Source: an optimization exercise on an open RTL-to-GDS flow (aim: small area). Production flows keep margins and buffers that such runs may drop.
Function was checked by simulation only, so behaviour that the tests miss may differ from the original.
The series may have gaps, and a smaller design here may also do less where the tests do not look.
Power is estimated from default activity; no workload was simulated.

## flow/config.mk

```make
export PLATFORM = sky130hd
export DESIGN_NAME = QuadratureEncoderTop
export DESIGN_NICKNAME = QuadratureEncoderTop
export VERILOG_FILES = /design/flow/design.v
export SDC_FILE = /design/flow/constraint.sdc
export NUM_CORES = 4
export LEC_CHECK = 0
export CAP_MARGIN = 20
export CORE_MARGIN = 2
export CORE_UTILIZATION = 40
export SLEW_MARGIN = 20
```

## flow/constraint.sdc

```tcl
create_clock -name core_clock -period 5.0 [get_ports {clk}]
set_input_delay 1.0000 -clock core_clock [delete_from_list [all_inputs] [get_ports {clk}]]
set_output_delay 1.0000 -clock core_clock [all_outputs]
set_load 0.01 [all_outputs]
```

## flow/design.v

```verilog
module EncoderDigitalFilter(
	input clk,
	input sig,  
	output reg filteredSig  
	);
	reg H2, H1, H0;  
	always @ (posedge clk) begin
		H0 <= sig;
		H1 <= H0;
		H2 <= H1;
		if((H0 & H1) || (H1 & H2) || (H2 & H0)) begin
			filteredSig <= 1'b1;	
		end
		else begin
			filteredSig <= 1'b0;
		end
	end
endmodule
module EncoderDecoder(
	input clk,
	input A,  
	input B,  
	output change,  
	output direction  
	);
	reg _A, _B;
	assign change = (_A ^ A) | (_B ^ B);
	assign direction = (A ^ _B);
	always @ (posedge clk) begin
		_A <= A;
		_B <= B;
	end
endmodule 
module UpDownCounter #(WIDTH=8)(
	input clk,
	input reset, 
	input enable,  
	input dir,  
	output reg [WIDTH - 1:0] count  
	);
	always @ (posedge clk ) begin
		if (~reset) begin
			count <= 0;
		end
		if (enable) begin
			if(dir)
				count <= count + 1'b1;
			else
				count <= count - 1'b1;
		end
	end
endmodule
module seven_seg( 
	input[3:0] digit,  
	output reg [6:0] seg_out  
	);
	always@(digit)
		case (digit)
			4'h0 : seg_out = 7'b1000000;
			4'h1 : seg_out = 7'b1111001;
			4'h2 : seg_out = 7'b0100100;
			4'h3 : seg_out = 7'b0110000;
			4'h4 : seg_out = 7'b0011001;
			4'h5 : seg_out = 7'b0010010;
			4'h6 : seg_out = 7'b0000010;
			4'h7 : seg_out = 7'b1111000;
			4'h8 : seg_out = 7'b0000000;
			4'h9 : seg_out = 7'b0011000;
			4'hA : seg_out = 7'b0001000;
			4'hB : seg_out = 7'b0000011;
			4'hC : seg_out = 7'b1000110;
			4'hD : seg_out = 7'b0100001;
			4'hE : seg_out = 7'b0000110;
			4'hF : seg_out = 7'b0001110;
			default: seg_out = 7'b1111111;
		endcase
endmodule
module QuadratureEncoderTop #(N = 38, encCountBits = 26, precBits = 12, stp = 120218)(
	input clk,
	input reset,
	input A,
	input B,
	output Trvl,
	output FwdBck,  
	output[encCountBits - 1 : 0] encCount,
	output reg[11 : 0] inches,
	output[20 : 0] display
	);
	reg[N - 1 : 0] Fwd, MP, Bck;  
	wire _A, _B;  
	wire MvFwd, MvBck;  
	wire dir;  
	wire change;  
	EncoderDigitalFilter 			InputAFilter(.clk(clk), .sig(A), .filteredSig(_A));
	EncoderDigitalFilter 			InputBFilter(.clk(clk), .sig(B), .filteredSig(_B));
	EncoderDecoder 					QuadratureEncoder(.clk(clk), .A(_A), .B(_B), .change(change), .direction(dir));
	UpDownCounter #(encCountBits) QuadPulseCounter(.clk(clk), .reset(reset), .enable(change), .dir(dir), .count(encCount));
	seven_seg							DigitZero( .digit(inches[3:0]), .seg_out(display[6:0]));
	seven_seg							DigitOne( .digit(inches[7:4]), .seg_out(display[13:7]));
	seven_seg							DigitTwo( .digit(inches[11:8]), .seg_out(display[20:14]));
	assign MvFwd = (encCount == Fwd[N - 1 : precBits]);
	assign MvBck = (encCount == Bck[N - 1 : precBits]);
	assign Trvl = MvFwd | MvBck;
	assign FwdBck = MvFwd;
	always @(posedge clk) begin
		Fwd <= ~reset ? (stp) : (Trvl ? (FwdBck ? (Fwd + stp) : (MP) ) : (Fwd));
		MP  <= ~reset ? (0) : (Trvl ? (FwdBck ? (Fwd) : (Bck)) : (MP));
		Bck <= ~reset ? (-stp) : (Trvl ? (FwdBck ? (MP) : (Bck - stp) ) : (Bck));
		if(~reset) begin
			inches = 0;
		end
		else begin
			if(encCount == Fwd[N - 1 : precBits]) begin
				inches <= inches + 1'b1;
			end
			else if(encCount == Bck[N - 1 : precBits]) begin
				inches <= inches - 1'b1;
			end
		end
	end
endmodule
```

## flow/run.sh

```bash
#!/bin/bash
# synth_recipe.tcl (not shown) runs the flow's synth.tcl, then flattens the netlist and writes it again
# the make line also repeats each setting of config.mk as NAME=value (left out here)
make -C /OpenROAD-flow-scripts/flow DESIGN_CONFIG=/design/flow/config.mk WORK_HOME=/design/flow/orfs CLKGATE_MAP_FILE= SYNTH_SCRIPT=/design/flow/synth_recipe.tcl finish
```

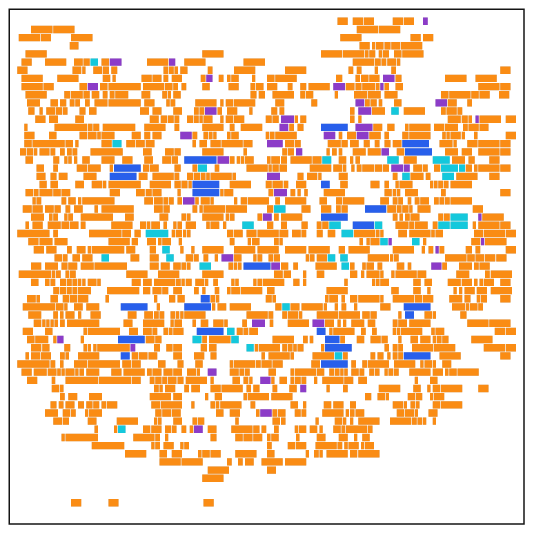
*Sizing map, run 1*
(3 px per µm)
legend:
  cyan:
    size: _3 and _4 cells
    cells: 36
    share: 2.7%
    most_used: buf_4
  blue:
    size: _6 and larger
    cells: 26
    share: 1.9%
    most_used: clkbuf_16
  orange:
    size: _0 and _1 cells
    cells: 1235
    share: 92%
    most_used: dfxtp_1
  purple:
    size: _2 cells
    cells: 45
    share: 3.4%
    most_used: mux2_2

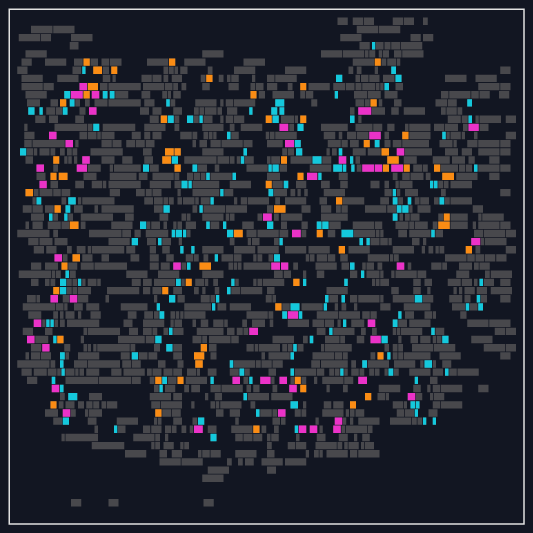
*Selected gate families, run 1*
(3 px per µm)
legend:
  orange:
    family: and/or cells
    cells: 66
  magenta:
    family: non-inverting ao/oa cells
    cells: 52
  cyan:
    family: nand cells
    cells: 172

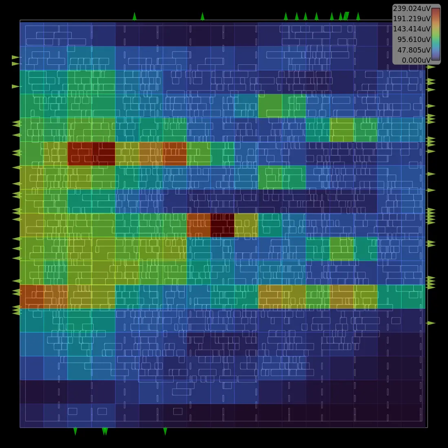
*IR drop map, run 1*
Final Power: 4.82 mW
internal power: 3.16 mW
P_sw: 1.66 mW
pwr dens: 380 mW/mm²

==> results.yml, run 1 <==
status:
  status: "timing/DRC/antenna clean"
clocking:
  cts_tree: "built"
  cts.htree.levels: 4
  post-cts-setup-buffers: 0
synthesis:
  syn-instance-count: 1305
  synth_compound_area_frac: 0.218
  syn_area_per_cell_um2: 8.55
  synth_xor_area_frac: 0.0769
  synth_simple_gate_area_frac: 0.202
  syn-num-nets: 1362
  yosys-mux-area-fraction: 0.0463
  async_flop_share: 0
  synth-seq-cells: 180
  synth_area_leaders: "dfxtp_1, edfxtp_1, ha_1, nor2_1, xnor2_1"
global_routing:
  track_usage: 0.208
  met3_usage: 0.0328
  use_met1: 0.294
  grt_pass1_vias: 9023
finish:
  fin_cells: 1720
  final_cell_mix: "dfxtp_1, nor2_1, nand2_1, a21oi_1, o21ai_0"
  seq_cells: 180
  reg_top3: "Bck x37, Fwd x37, MP x37"
  final_util: 0.458
  n_clock_buffer: 20
  area_delta_synth_final_pct: 13.5
routing:
  final_antenna_net_count: 0
  wl_per_cell_um: 17.6
  topRoutingLayerUsed: "met4"
  m1WireLength_mm: 14.4
setup_path:
  required_ps: 5320
  crit_type: "flop to flop"
  slowest_delay_ps: 500
placed_design:
  dpl_cell_area_mm2: 0.0121
floorplan:
  fp.dieW_um: 171
hold_path:
  hold_end: "InputBFilter.H2"
  min_path_type: "flop to flop"
power_and_ir_drop:
  p_seq_frac: 0.383
  p_clk_frac: 0.278
timing:
  finalSetupTns_ps: 0
  rsz0062_at_grt: "no"
flow_run:
  cap_violations: 0
==> inputs of run 2 (changes only) <==
--- a/flow/design.v
+++ b/flow/design.v
@@ -32,5 +32,5 @@
 	end
 endmodule 
-module UpDownCounter #(WIDTH=8)(
+module UpDownCounter #(parameter WIDTH=8)(
 	input clk,
 	input reset, 
@@ -76,5 +76,5 @@
 		endcase
 endmodule
-module QuadratureEncoderTop #(N = 38, encCountBits = 26, precBits = 12, stp = 120218)(
+module QuadratureEncoderTop #(parameter N = 38, encCountBits = 26, precBits = 12, stp = 120218)(
 	input clk,
 	input reset,
@@ -87,9 +87,10 @@
 	output[20 : 0] display
 	);
-	reg[N - 1 : 0] Fwd, MP, Bck;  
 	wire _A, _B;  
-	wire MvFwd, MvBck;  
 	wire dir;  
 	wire change;  
+	reg [10:0] frac;
+	reg [5:0] delta;
+	reg fresh;
 	EncoderDigitalFilter 			InputAFilter(.clk(clk), .sig(A), .filteredSig(_A));
 	EncoderDigitalFilter 			InputBFilter(.clk(clk), .sig(B), .filteredSig(_B));
@@ -99,22 +100,25 @@
 	seven_seg							DigitOne( .digit(inches[7:4]), .seg_out(display[13:7]));
 	seven_seg							DigitTwo( .digit(inches[11:8]), .seg_out(display[20:14]));
-	assign MvFwd = (encCount == Fwd[N - 1 : precBits]);
-	assign MvBck = (encCount == Bck[N - 1 : precBits]);
+	wire cF = (frac >= 11'd1331);
+	wire cB = (frac < 11'd717);
+	wire MvFwd = fresh ? (encCount == 26'd29) : (delta == (cF ? 6'd30 : 6'd29));
+	wire MvBck = fresh ? (encCount == 26'h3ffffe2) : (delta == (cB ? 6'd34 : 6'd35));
 	assign Trvl = MvFwd | MvBck;
 	assign FwdBck = MvFwd;
+	wire [5:0] step = change ? (dir ? 6'd1 : 6'h3f) : 6'd0;
 	always @(posedge clk) begin
-		Fwd <= ~reset ? (stp) : (Trvl ? (FwdBck ? (Fwd + stp) : (MP) ) : (Fwd));
-		MP  <= ~reset ? (0) : (Trvl ? (FwdBck ? (Fwd) : (Bck)) : (MP));
-		Bck <= ~reset ? (-stp) : (Trvl ? (FwdBck ? (MP) : (Bck - stp) ) : (Bck));
-		if(~reset) begin
-			inches = 0;
+		fresh <= ~reset | (fresh & ~Trvl);
+		delta <= (Trvl ? 6'd0 : delta) + step;
+		if (~reset) begin
+			inches <= 0;
+			frac <= 0;
 		end
-		else begin
-			if(encCount == Fwd[N - 1 : precBits]) begin
-				inches <= inches + 1'b1;
-			end
-			else if(encCount == Bck[N - 1 : precBits]) begin
-				inches <= inches - 1'b1;
-			end
+		else if (MvFwd) begin
+			inches <= inches + 1'b1;
+			frac <= frac + 11'd717;
+		end
+		else if (MvBck) begin
+			inches <= inches - 1'b1;
+			frac <= frac - 11'd717;
 		end
 	end
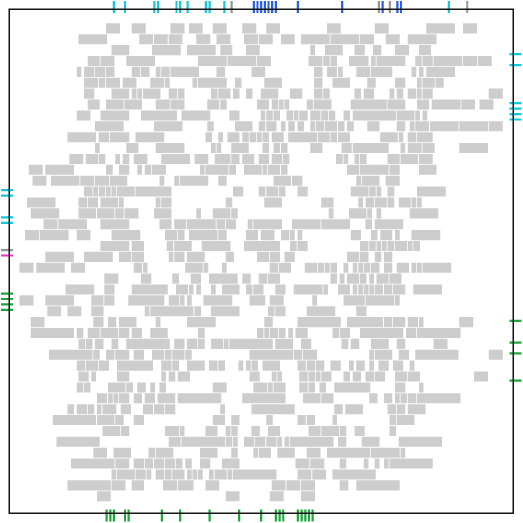
*Ports around the boundary, run 2*
(4 px per µm) Pins as bars across the die edge, other pins in grey.
legend:
  green:
    port: encCount
    pins: 26
    direction: output
    edge: 18 bottom, 4 left, 4 right
  blue:
    port: inches
    pins: 12
    direction: output
    edge: top
  cyan:
    port: display
    pins: 21
    direction: output
    edge: 11 top, 6 right, 4 left
  magenta:
    port: B
    pins: 1
    direction: input
    edge: left
all pins by edge: 27 top, 18 bottom, 10 left, 10 right

==> run 2 against run 1 <==
  * Largest power group is now combinational cells
  * Critical path depth fell by 1
  * First-iteration DRC count is 68% lower
  * Non-clock buffer count fell by 11
  * Die area down 46%
  * Setup slack gained 81 ps
  * Maximum frequency rose by 1.8%
==> results.yml, run 2 <==
global_routing:
  grt_pass1_vias: 4812
  track_usage: 0.182
  met3_usage: 0.0263
  use_met1: 0.258
finish:
  area_delta_synth_final_pct: 19.1
  seq_cells: 87
  n_clock_buffer: 11
  num-fill-cells: 1365
  fin_cells: 905
  reg_top3: "QuadPulseCounter.count x26, inches x12, frac x11"
  largest_reg_flops: 26
  multi_input_area_share: 0.515
  final_cell_mix: "clkdlybuf4s50_1, dfxtp_1, ha_1, nor2_1, a21oi_1"
timing:
  max_freq_ghz: 0.228
  rsz0062_at_grt: "no"
  finalSetupTns_ps: 0
  relSlewSlack: 0.399
synthesis:
  synth_area_leaders: "dfxtp_1, edfxtp_1, ha_1, xnor2_1, a21oi_1"
  async_flop_share: 0
  synth_top_area_cell: "dfxtp_1"
  synth-seq-cells: 87
  yosys-mux-area-fraction: 0.0355
  synth_simple_gate_area_frac: 0.181
  synth_xor_area_frac: 0.0607
  synth_compound_area_frac: 0.203
  syn-num-nets: 719
  syn_area_per_cell_um2: 9.02
setup_path:
  worstPathArrival_ps: 4630
  crit_type: "flop to flop"
  required_ps: 5240
  path_common_cell: "ha_1"
hold_path:
  hold_end: "InputAFilter.H1"
  min_path_type: "flop to flop"
flow_run:
  cap_violations: 0
power_and_ir_drop:
  p_switching_mw: 1.30
  p_int_mw: 2.15
  p_comb_mw: 1.60
  total_power_mw: 3.45
  p_clk_frac: 0.212
  powerDensity_mw_per_mm2: 489
  p_seq_frac: 0.324
status:
  status: "timing/DRC/antenna clean"
placed_design:
  dpl_cell_area_mm2: 0.00672
clocking:
  cts_tree: "built"
  cts.htree.levels: 3
  post-cts-setup-buffers: 0
routing:
  topRoutingLayerUsed: "met4"
  vias: 4974
  wl_per_cell_um: 15.8
floorplan:
  coreArea_mm2: 0.0145
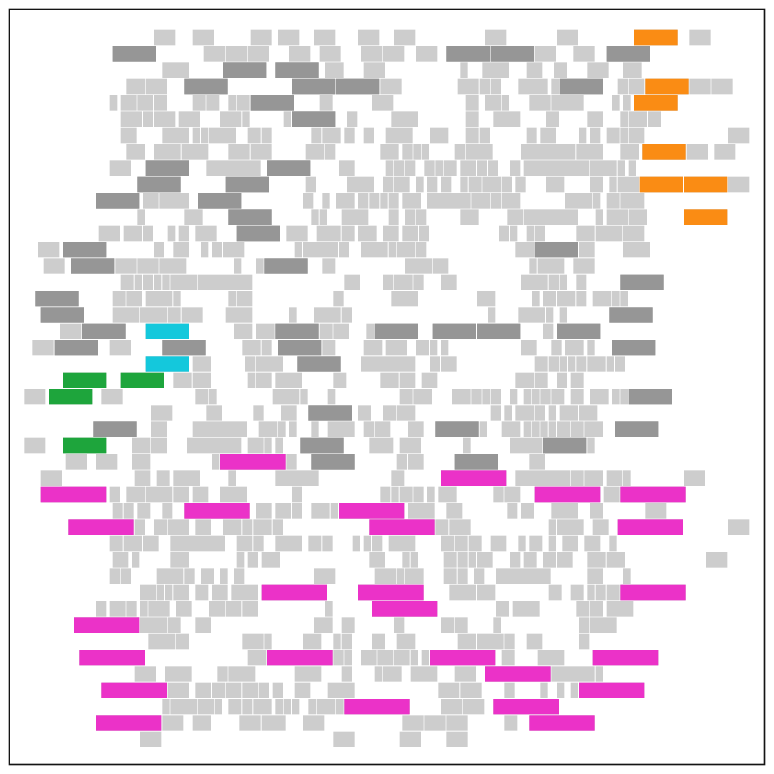
*Flops by top-level scope, run 2*
(6 px per µm) Other sequential cells in the stronger grey, the rest of the logic in the fainter grey.
legend:
  cyan:
    scope: QuadratureEncoder
    placed_flops: 2
  magenta:
    scope: QuadPulseCounter
    placed_flops: 26
  orange:
    scope: DigitTwo
    placed_flops: 7
    where: upper right
  green:
    scope: InputBFilter
    placed_flops: 4
    where: middle left
not coloured: 48

==> inputs of run 3 (changes only) <==
--- a/flow/design.v
+++ b/flow/design.v
@@ -34,45 +34,36 @@
 module UpDownCounter #(parameter WIDTH=8)(
 	input clk,
-	input reset, 
+	input reset,
 	input enable,  
 	input dir,  
 	output reg [WIDTH - 1:0] count  
 	);
-	always @ (posedge clk ) begin
-		if (~reset) begin
-			count <= 0;
+	wire [WIDTH - 1:0] prop = dir ? count : ~count;
+	wire [WIDTH:0] flip;
+	assign flip[0] = enable;
+	genvar i;
+	generate
+		for (i = 0; i < WIDTH; i = i + 1) begin : chain
+			assign flip[i + 1] = flip[i] & prop[i];
 		end
-		if (enable) begin
-			if(dir)
-				count <= count + 1'b1;
-			else
-				count <= count - 1'b1;
-		end
+	endgenerate
+	wire keep = reset | enable;
+	always @ (posedge clk) begin
+		count <= (count & {WIDTH{keep}}) ^ flip[WIDTH - 1:0];
 	end
 endmodule
-module seven_seg( 
+module seven_seg(
 	input[3:0] digit,  
-	output reg [6:0] seg_out  
+	output [6:0] seg_out  
 	);
-	always@(digit)
-		case (digit)
-			4'h0 : seg_out = 7'b1000000;
-			4'h1 : seg_out = 7'b1111001;
-			4'h2 : seg_out = 7'b0100100;
-			4'h3 : seg_out = 7'b0110000;
-			4'h4 : seg_out = 7'b0011001;
-			4'h5 : seg_out = 7'b0010010;
-			4'h6 : seg_out = 7'b0000010;
-			4'h7 : seg_out = 7'b1111000;
-			4'h8 : seg_out = 7'b0000000;
-			4'h9 : seg_out = 7'b0011000;
-			4'hA : seg_out = 7'b0001000;
-			4'hB : seg_out = 7'b0000011;
-			4'hC : seg_out = 7'b1000110;
-			4'hD : seg_out = 7'b0100001;
-			4'hE : seg_out = 7'b0000110;
-			4'hF : seg_out = 7'b0001110;
-			default: seg_out = 7'b1111111;
-		endcase
+	localparam [15:0] SEG_A = 16'b0010100000010010;
+	localparam [15:0] SEG_B = 16'b1101100001100000;
+	localparam [15:0] SEG_C = 16'b1101000000000100;
+	localparam [15:0] SEG_D = 16'b1000011010010010;
+	localparam [15:0] SEG_E = 16'b0000001010111010;
+	localparam [15:0] SEG_F = 16'b0010000010001110;
+	localparam [15:0] SEG_G = 16'b0001000010000011;
+	assign seg_out = {SEG_G[digit], SEG_F[digit], SEG_E[digit], SEG_D[digit],
+	                  SEG_C[digit], SEG_B[digit], SEG_A[digit]};
 endmodule
 module QuadratureEncoderTop #(parameter N = 38, encCountBits = 26, precBits = 12, stp = 120218)(
@@ -91,5 +82,4 @@
 	wire change;  
 	reg [10:0] frac;
-	reg [5:0] delta;
 	reg fresh;
 	EncoderDigitalFilter 			InputAFilter(.clk(clk), .sig(A), .filteredSig(_A));
@@ -102,12 +92,17 @@
 	wire cF = (frac >= 11'd1331);
 	wire cB = (frac < 11'd717);
-	wire MvFwd = fresh ? (encCount == 26'd29) : (delta == (cF ? 6'd30 : 6'd29));
-	wire MvBck = fresh ? (encCount == 26'h3ffffe2) : (delta == (cB ? 6'd34 : 6'd35));
+	reg [5:0] delta;
+	wire [5:0] dbase = delta & {6{~Trvl}};
+	wire [5:0] dprop = dir ? dbase : ~dbase;
+	wire [5:0] dflip = {&dprop[4:0], &dprop[3:0], &dprop[2:0], &dprop[1:0], dprop[0], 1'b1} & {6{change}};
+	wire hiZero = ~|encCount[25:6];
+	wire hiOnes = &encCount[25:6];
+	wire MvFwd = fresh ? (hiZero & encCount[5:0] == 6'd29) : (delta == (cF ? 6'd30 : 6'd29));
+	wire MvBck = fresh ? (hiOnes & encCount[5:0] == 6'd34) : (delta == (cB ? 6'd34 : 6'd35));
 	assign Trvl = MvFwd | MvBck;
 	assign FwdBck = MvFwd;
-	wire [5:0] step = change ? (dir ? 6'd1 : 6'h3f) : 6'd0;
 	always @(posedge clk) begin
 		fresh <= ~reset | (fresh & ~Trvl);
-		delta <= (Trvl ? 6'd0 : delta) + step;
+		delta <= dbase ^ dflip;
 		if (~reset) begin
 			inches <= 0;
--- a/flow/config.mk
+++ b/flow/config.mk
@@ -6,4 +6,5 @@
 export NUM_CORES = 4
 export LEC_CHECK = 0
+export ABC_AREA = 1
 export CAP_MARGIN = 20
 export CORE_MARGIN = 2
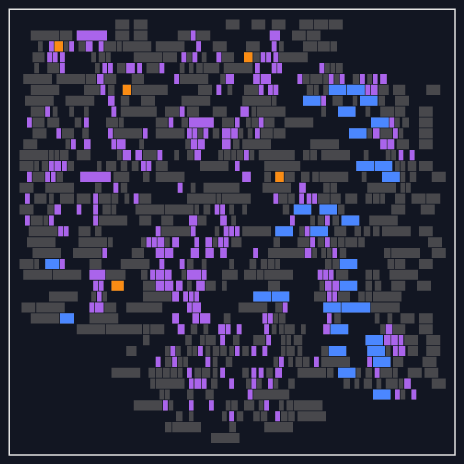
*Selected gate families, run 3*
(4 px per µm)
legend:
  blue:
    family: fa/ha/maj cells
    cells: 30
  orange:
    family: and/or cells
    cells: 5
  purple:
    family: nand cells
    cells: 231

==> run 3 against run 2 <==
  * Sequential share of layout area fell by 4.9 points
  * Global-route usage rose by 0.83 points
  * Setup slack improved by 400 ps
  * Routed wire length fell by 21%
  * Final cell count fell by 2.7%
  * Clock power fell by about 20%
  * Combinational power fell by 58%
  * Register-to-register slack improved by 770 ps
  * Still clean on timing, DRC and antenna
  * Core utilization rose by 0.91 points
  * Via count fell by 8.3%
  * Sequential power fell by 37%
  * Critical path type is now flop to output pin
  * Non-clock buffer count fell by 7
==> results.yml, run 3 <==
status:
  status: "timing/DRC/antenna clean"
global_routing:
  use_met1: 0.239
clocking:
  cts_tree: "built"
  cts.htree.levels: 3
  post-cts-setup-buffers: 0
placed_design:
  dpl_cell_area_mm2: 0.00533
synthesis:
  synth_compound_area_frac: 0.167
  synth_simple_gate_area_frac: 0.301
  syn_area_per_cell_um2: 6.81
  yosys-mux-area-fraction: 0
  async_flop_share: 0
  synth_area_leaders: "dfxtp_1, nand2_1, ha_1, inv_1, o21ai_0"
  synth_xor_area_frac: 0.0687
  syn-instance-count: 674
  synth-seq-cells: 66
flow_run:
  cap_violations: 0
power_and_ir_drop:
  total_power_mw: 1.96
  p_switching_uw: 711
  p_clk_frac: 0.300
  p_int_mw: 1.25
timing:
  rsz0062_at_grt: "no"
  relSlewSlack: 0.411
  max_freq_ghz: 0.251
hold_path:
  hold_end: "InputAFilter.H1"
  min_path_type: "flop to flop"
routing:
  m1WireLength_mm: 5.32
  wl_per_cell_um: 12.8
  topRoutingLayerUsed: "met4"
finish:
  seq_cells: 66
  num-fill-cells: 1159
  fin_cells: 881
  reg_top3: "QuadPulseCounter.count x26, inches x12, frac x11"
  final_cell_mix: "nand2_1, inv_1, dfxtp_1, clkdlybuf4s50_1, o21ai_0"
setup_path:
  worstPathArrival_ps: 2990
  crit_type: "flop to output pin"
floorplan:
  fp.dieW_um: 111
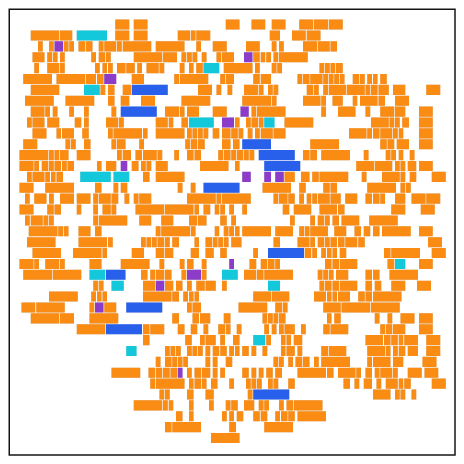
*Sizing map, run 3*
(4 px per µm)
legend:
  cyan:
    size: _3 and _4 cells
    cells: 14
    share: 1.9%
    most_used: nor2_4
  purple:
    size: _2 cells
    cells: 14
    share: 1.9%
    most_used: nand2_2
  blue:
    size: _6 and larger
    cells: 11
    share: 1.5%
    most_used: clkbuf_16
  orange:
    size: _0 and _1 cells
    cells: 699
    share: 95%
    most_used: nand2_1

==> inputs of run 4 (changes only) <==
--- a/flow/config.mk
+++ b/flow/config.mk
@@ -6,5 +6,5 @@
 export NUM_CORES = 4
 export LEC_CHECK = 0
-export ABC_AREA = 1
+export ABC_CLOCK_PERIOD_IN_PS = 5000
 export CAP_MARGIN = 20
 export CORE_MARGIN = 2
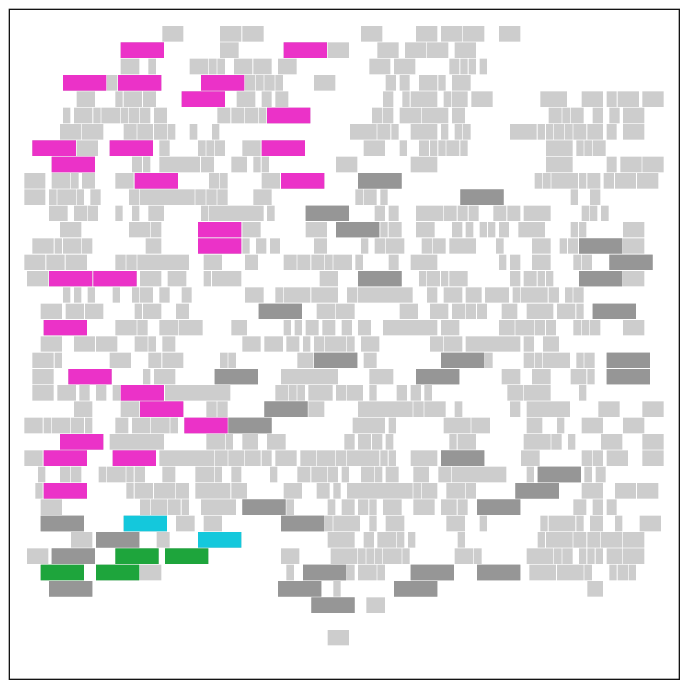
*Flops by top-level scope, run 4*
(6 px per µm) Other sequential cells in the stronger grey, the rest of the logic in the fainter grey.
legend:
  cyan:
    scope: QuadratureEncoder
    placed_flops: 2
  magenta:
    scope: QuadPulseCounter
    placed_flops: 26
  green:
    scope: InputBFilter
    placed_flops: 4
    where: lower left
not coloured: 34

==> run 4 against run 3 <==
  * Still clean
  * Clock-buffer cell count did not move
  * Setup slack lost 86 ps
  * Clock skew grew 0.91 ps
  * Register-to-register slack got worse by 200 ps
  * Area after synthesis is 0.63% higher
  * Final cell count shrank 12%
  * Largest cell class unchanged
  * Critical path depth fell by 2
  * Core utilization increased by 0.17 points
  * Non-clock buffer count up 2
  * Flip-flop and latch count unchanged
  * Worst hold slack got worse by 0.59 ps
==> results.yml, run 4 <==
finish:
  seq_cells: 66
  fin_cells: 779
  final_cell_mix: "nand2_1, dfxtp_1, clkdlybuf4s50_1, nor2_1, xnor2_1"
  largest_reg_flops: 26
  num-fill-cells: 1115
  multi_input_area_share: 0.544
  final_util: 0.498
  n_clock_buffer: 10
  area_delta_synth_final_pct: 22.0
  reg_top3: "QuadPulseCounter.count x26, inches x12, frac x11"
hold_path:
  min_path_type: "flop to flop"
  hold_end: "InputBFilter.H2"
routing:
  topRoutingLayerUsed: "met4"
  final_antenna_net_count: 0
  wl_per_cell_um: 13.9
  m1WireLength_mm: 5.07
synthesis:
  synth_xor_area_frac: 0.111
  synth_area_leaders: "dfxtp_1, ha_1, xnor2_1, nand2_1, nor2_1"
  yosys-mux-area-fraction: 0.0184
  synth_compound_area_frac: 0.184
  syn-instance-count: 584
  syn-num-nets: 616
  synth-seq-cells: 66
  synth_top_area_cell: "dfxtp_1"
  async_flop_share: 0
  syn_area_per_cell_um2: 7.90
placed_design:
  dp_slack_ps: 1180
power_and_ir_drop:
  p_clk_frac: 0.321
  p_comb_uw: 698
  p_seq_frac: 0.353
  powerDensity_mw_per_mm2: 381
timing:
  finalSetupTns_ps: 0
  rsz0062_at_grt: "no"
  setup_ws_ps: 924
clocking:
  cts.htree.levels: 3
  post-cts-setup-buffers: 0
  cts_tree: "built"
setup_path:
  crit_type: "flop to output pin"
  required_ps: 4000
  path_common_cell: "inv_2"
  slowest_delay_ps: 540
  worstPathArrival_ps: 3080
global_routing:
  globalRouteOverflowTotal: 0
  grt_pass1_vias: 4072
  track_usage: 0.179
  use_met1: 0.224
  met3_usage: 0.0446
flow_run:
  cap_violations: 0
status:
  status: "timing/DRC/antenna clean"
floorplan:
  coreArea_mm2: 0.0113
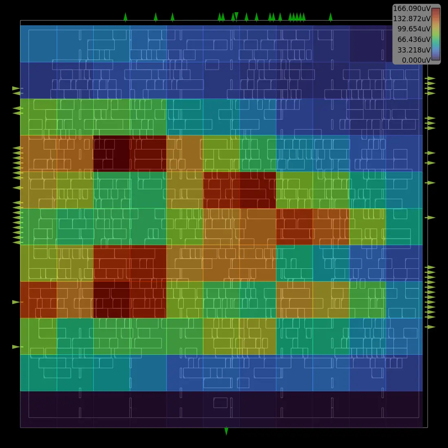
*IR drop map, run 4*
internal power: 1.42 mW
P_sw: 721 µW
Final Power: 2.15 mW

==> inputs of run 5 (changes only) <==
--- a/flow/config.mk
+++ b/flow/config.mk
@@ -6,4 +6,5 @@
 export NUM_CORES = 4
 export LEC_CHECK = 0
+export ABC_AREA = 1
 export ABC_CLOCK_PERIOD_IN_PS = 5000
 export CAP_MARGIN = 20
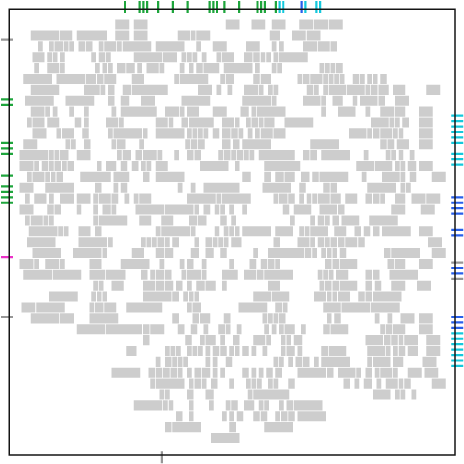
*Ports around the boundary, run 5*
(4 px per µm) Pins as bars across the die edge, other pins in grey.
legend:
  cyan:
    port: display
    pins: 21
    direction: output
    edge: 16 right, 5 top
  blue:
    port: inches
    pins: 12
    direction: output
    edge: 11 right, 1 top
  magenta:
    port: B
    pins: 1
    direction: input
    edge: left
  green:
    port: encCount
    pins: 26
    direction: output
    edge: 16 top, 10 left

==> run 5 against run 4 <==
  * Still clean on timing, DRC and antenna
  * Flip-flop and latch count did not move
  * Die area fell by 0.60%
  * Final cell count rose by 13%
  * Final area fell by 0.33%
  * Core utilization fell by 0.17 points
  * Non-clock buffer count fell by 2
  * Critical path depth rose by 2
  * Register-to-register slack improved by 200 ps
  * Largest cell class unchanged
==> results.yml, run 5 <==
synthesis:
  synth_xor_area_frac: 0.0687
  synth_area_leaders: "dfxtp_1, nand2_1, ha_1, inv_1, o21ai_0"
  syn_area_per_cell_um2: 6.81
  synth-seq-cells: 66
  synth_top_area_cell: "dfxtp_1"
  syn-instance-count: 674
  synth_compound_area_frac: 0.167
  syn-num-nets: 706
timing:
  max_freq_ghz: 0.251
  setup_ws_ps: 1010
  finalSetupTns_ps: 0
  rsz0062_at_grt: "no"
hold_path:
  min_path_type: "flop to flop"
  hold_end: "InputAFilter.H1"
global_routing:
  track_usage: 0.190
  globalRouteOverflowTotal: 0
  met3_usage: 0.0410
finish:
  area_delta_synth_final_pct: 22.4
  seq_cells: 66
power_and_ir_drop:
  p_comb_uw: 669
  powerDensity_mw_per_mm2: 349
  p_seq_frac: 0.359
placed_design:
  dp_slack_ps: 1350
routing:
  topRoutingLayerUsed: "met4"
  wl_per_cell_um: 12.8
  m1WireLength_mm: 5.32
clocking:
  cts_tree: "built"
status:
  status: "timing/DRC/antenna clean"
setup_path:
  slowest_delay_ps: 670
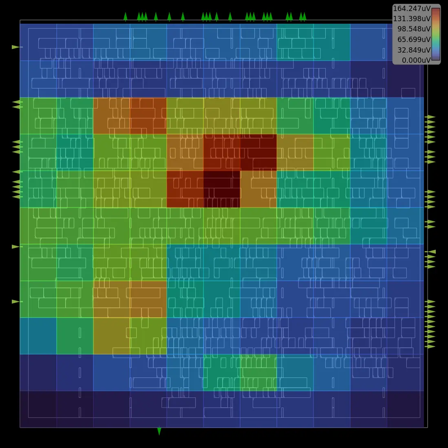
*IR drop map, run 5*
P_sw: 711 µW
Final Power: 1.96 mW
internal power: 1.25 mW

==> inputs of run 6 (changes only) <==
--- a/flow/config.mk
+++ b/flow/config.mk
@@ -6,6 +6,4 @@
 export NUM_CORES = 4
 export LEC_CHECK = 0
-export ABC_AREA = 1
-export ABC_CLOCK_PERIOD_IN_PS = 5000
 export CAP_MARGIN = 20
 export CORE_MARGIN = 2
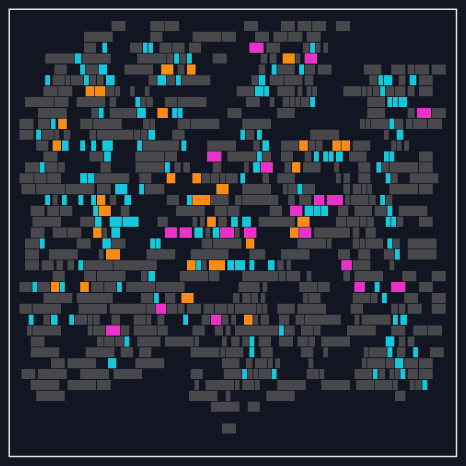
*Selected gate families, run 6*
(4 px per µm)
legend:
  cyan:
    family: nand cells
    cells: 126
  magenta:
    family: non-inverting ao/oa cells
    cells: 19
  orange:
    family: and/or cells
    cells: 30

==> run 6 against run 5 <==
  * Global-route usage fell by 1.1 points
  * Clock power rose by 17%
  * Still clean on timing, DRC and antenna
  * Die area rose by 0.60%
  * Sequential power up 7.8%
  * Critical endpoint unchanged
==> results.yml, run 6 <==
synthesis:
  synth-seq-cells: 66
  synth_xor_area_frac: 0.111
  synth_area_leaders: "dfxtp_1, ha_1, xnor2_1, nand2_1, nor2_1"
  async_flop_share: 0
  synth_top_area_cell: "dfxtp_1"
  synth_compound_area_frac: 0.184
  syn-num-nets: 616
  synth_simple_gate_area_frac: 0.267
  syn_area_per_cell_um2: 7.90
  yosys-mux-area-fraction: 0.0184
clocking:
  cts.clk_slew.worst_paths_ps: 60
  post-cts-setup-buffers: 0
  cts.htree.levels: 3
finish:
  multi_input_area_share: 0.544
  fin_cells: 779
  num-fill-cells: 1115
  n_clock_buffer: 10
  final_util: 0.498
  seq_cells: 66
  final_cell_mix: "nand2_1, dfxtp_1, clkdlybuf4s50_1, nor2_1, xnor2_1"
  area_delta_synth_final_pct: 22.0
timing:
  relSlewSlack: 0.411
  setup_ws_ps: 924
  finalSetupTns_ps: 0
  max_freq_ghz: 0.245
  tightest_slew_ps: 882
  rsz0062_at_grt: "no"
power_and_ir_drop:
  p_seq_frac: 0.353
  p_clk_frac: 0.321
  total_power_mw: 2.15
  p_int_mw: 1.42
  powerDensity_mw_per_mm2: 381
  p_switching_uw: 721
  p_comb_uw: 698
hold_path:
  hold_end: "InputBFilter.H2"
  min_path_type: "flop to flop"
placed_design:
  dpl_cell_area_mm2: 0.00530
  dp_slack_ps: 1180
floorplan:
  num_rows: 39
  coreArea_mm2: 0.0113
  fp.dieW_um: 111
setup_path:
  slowest_delay_ps: 540
  required_ps: 4000
  worstPathArrival_ps: 3080
  path_common_cell: "inv_2"
  crit_type: "flop to output pin"
global_routing:
  met3_usage: 0.0446
  globalRouteOverflowTotal: 0
  use_met1: 0.224
  track_usage: 0.179
  grt_pass1_vias: 4072
routing:
  final_antenna_net_count: 0
  m1WireLength_mm: 5.07
  wl_per_cell_um: 13.9
  topRoutingLayerUsed: "met4"
  vias: 4211
status:
  status: "timing/DRC/antenna clean"
flow_run:
  cap_violations: 0
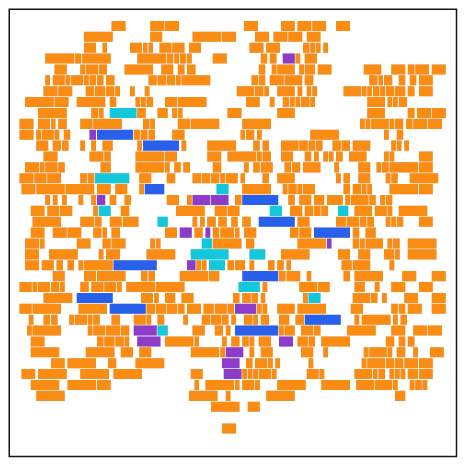
*Sizing map, run 6*
(4 px per µm)
legend:
  cyan:
    size: _3 and _4 cells
    cells: 14
    share: 2.2%
    most_used: buf_4
  blue:
    size: _6 and larger
    cells: 12
    share: 1.9%
    most_used: clkbuf_16
  purple:
    size: _2 cells
    cells: 16
    share: 2.5%
  orange:
    size: _0 and _1 cells
    cells: 594
    share: 93%
    most_used: nand2_1


==> screenshots <==
Ports around the boundary.
image #1
(4 px per µm) Pins as bars across the die edge, other pins in grey.
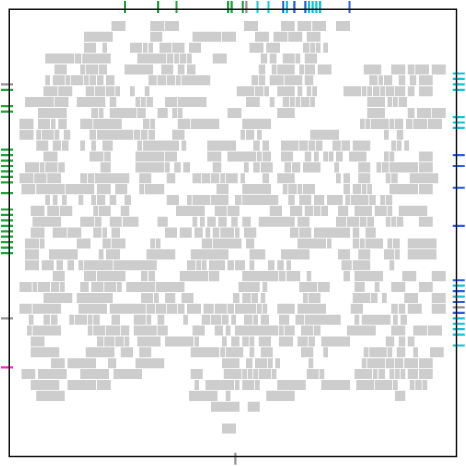
image #2
(3 px per µm) Pins as bars across the die edge, other pins in grey.
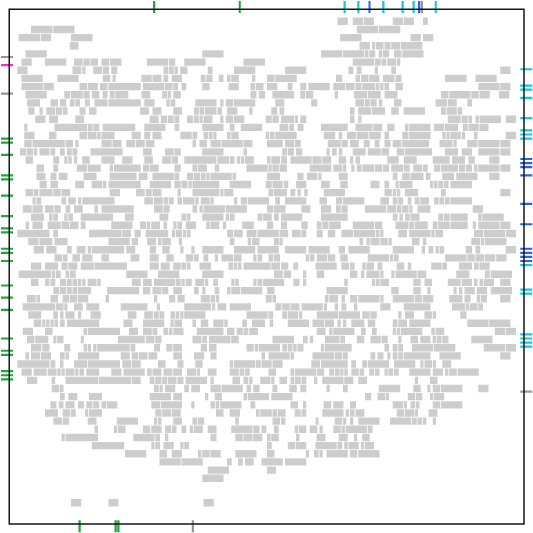
run 4: image #1
run 1: image #2

Key to image #2:
legend:
  cyan:
    port: display
    pins: 21
    direction: output
    edge: 15 right, 6 top
  blue:
    port: inches
    pins: 12
    direction: output
    edge: 10 right, 2 top
  magenta:
    port: B
    pins: 1
    direction: input
    edge: left
  green:
    port: encCount
    pins: 26
    direction: output
    edge: 21 left, 3 bottom, 2 top

-- separate check: timing with driven ports --
In the flow no input, the clock included, has a driving cell. The finished layouts below were timed again as built, in two steps. Step 1: set_driving_cell puts a clkbuf_16 on clk and a buf_2 on each other input, an assumption about the parent block. Step 2 moves the port delays by t, midway between the first and last clock arrival at a register: inputs arrive t later, outputs are due t later. That takes back most of the time a late clock gives input paths. Three values: ideal, step 1, step 2; two values: the first two.
run	t (ns)	setup slack, ns	worst data-port slew with drivers (ns)
run 1	0.477	0.529 / 0.511 / 0.529	0.03
run 2	0.385	0.609 / 0.609 / 0.609	0.04
run 3	0.365	1.010 / 0.972 / 1.338	0.03
run 4	0.363	0.924 / 0.886 / 1.184	0.04
run 5	0.365	1.010 / 0.972 / 1.338	0.03
run 6	0.363	0.924 / 0.886 / 1.184	0.04
After both steps setup and hold are still met in every run listed.
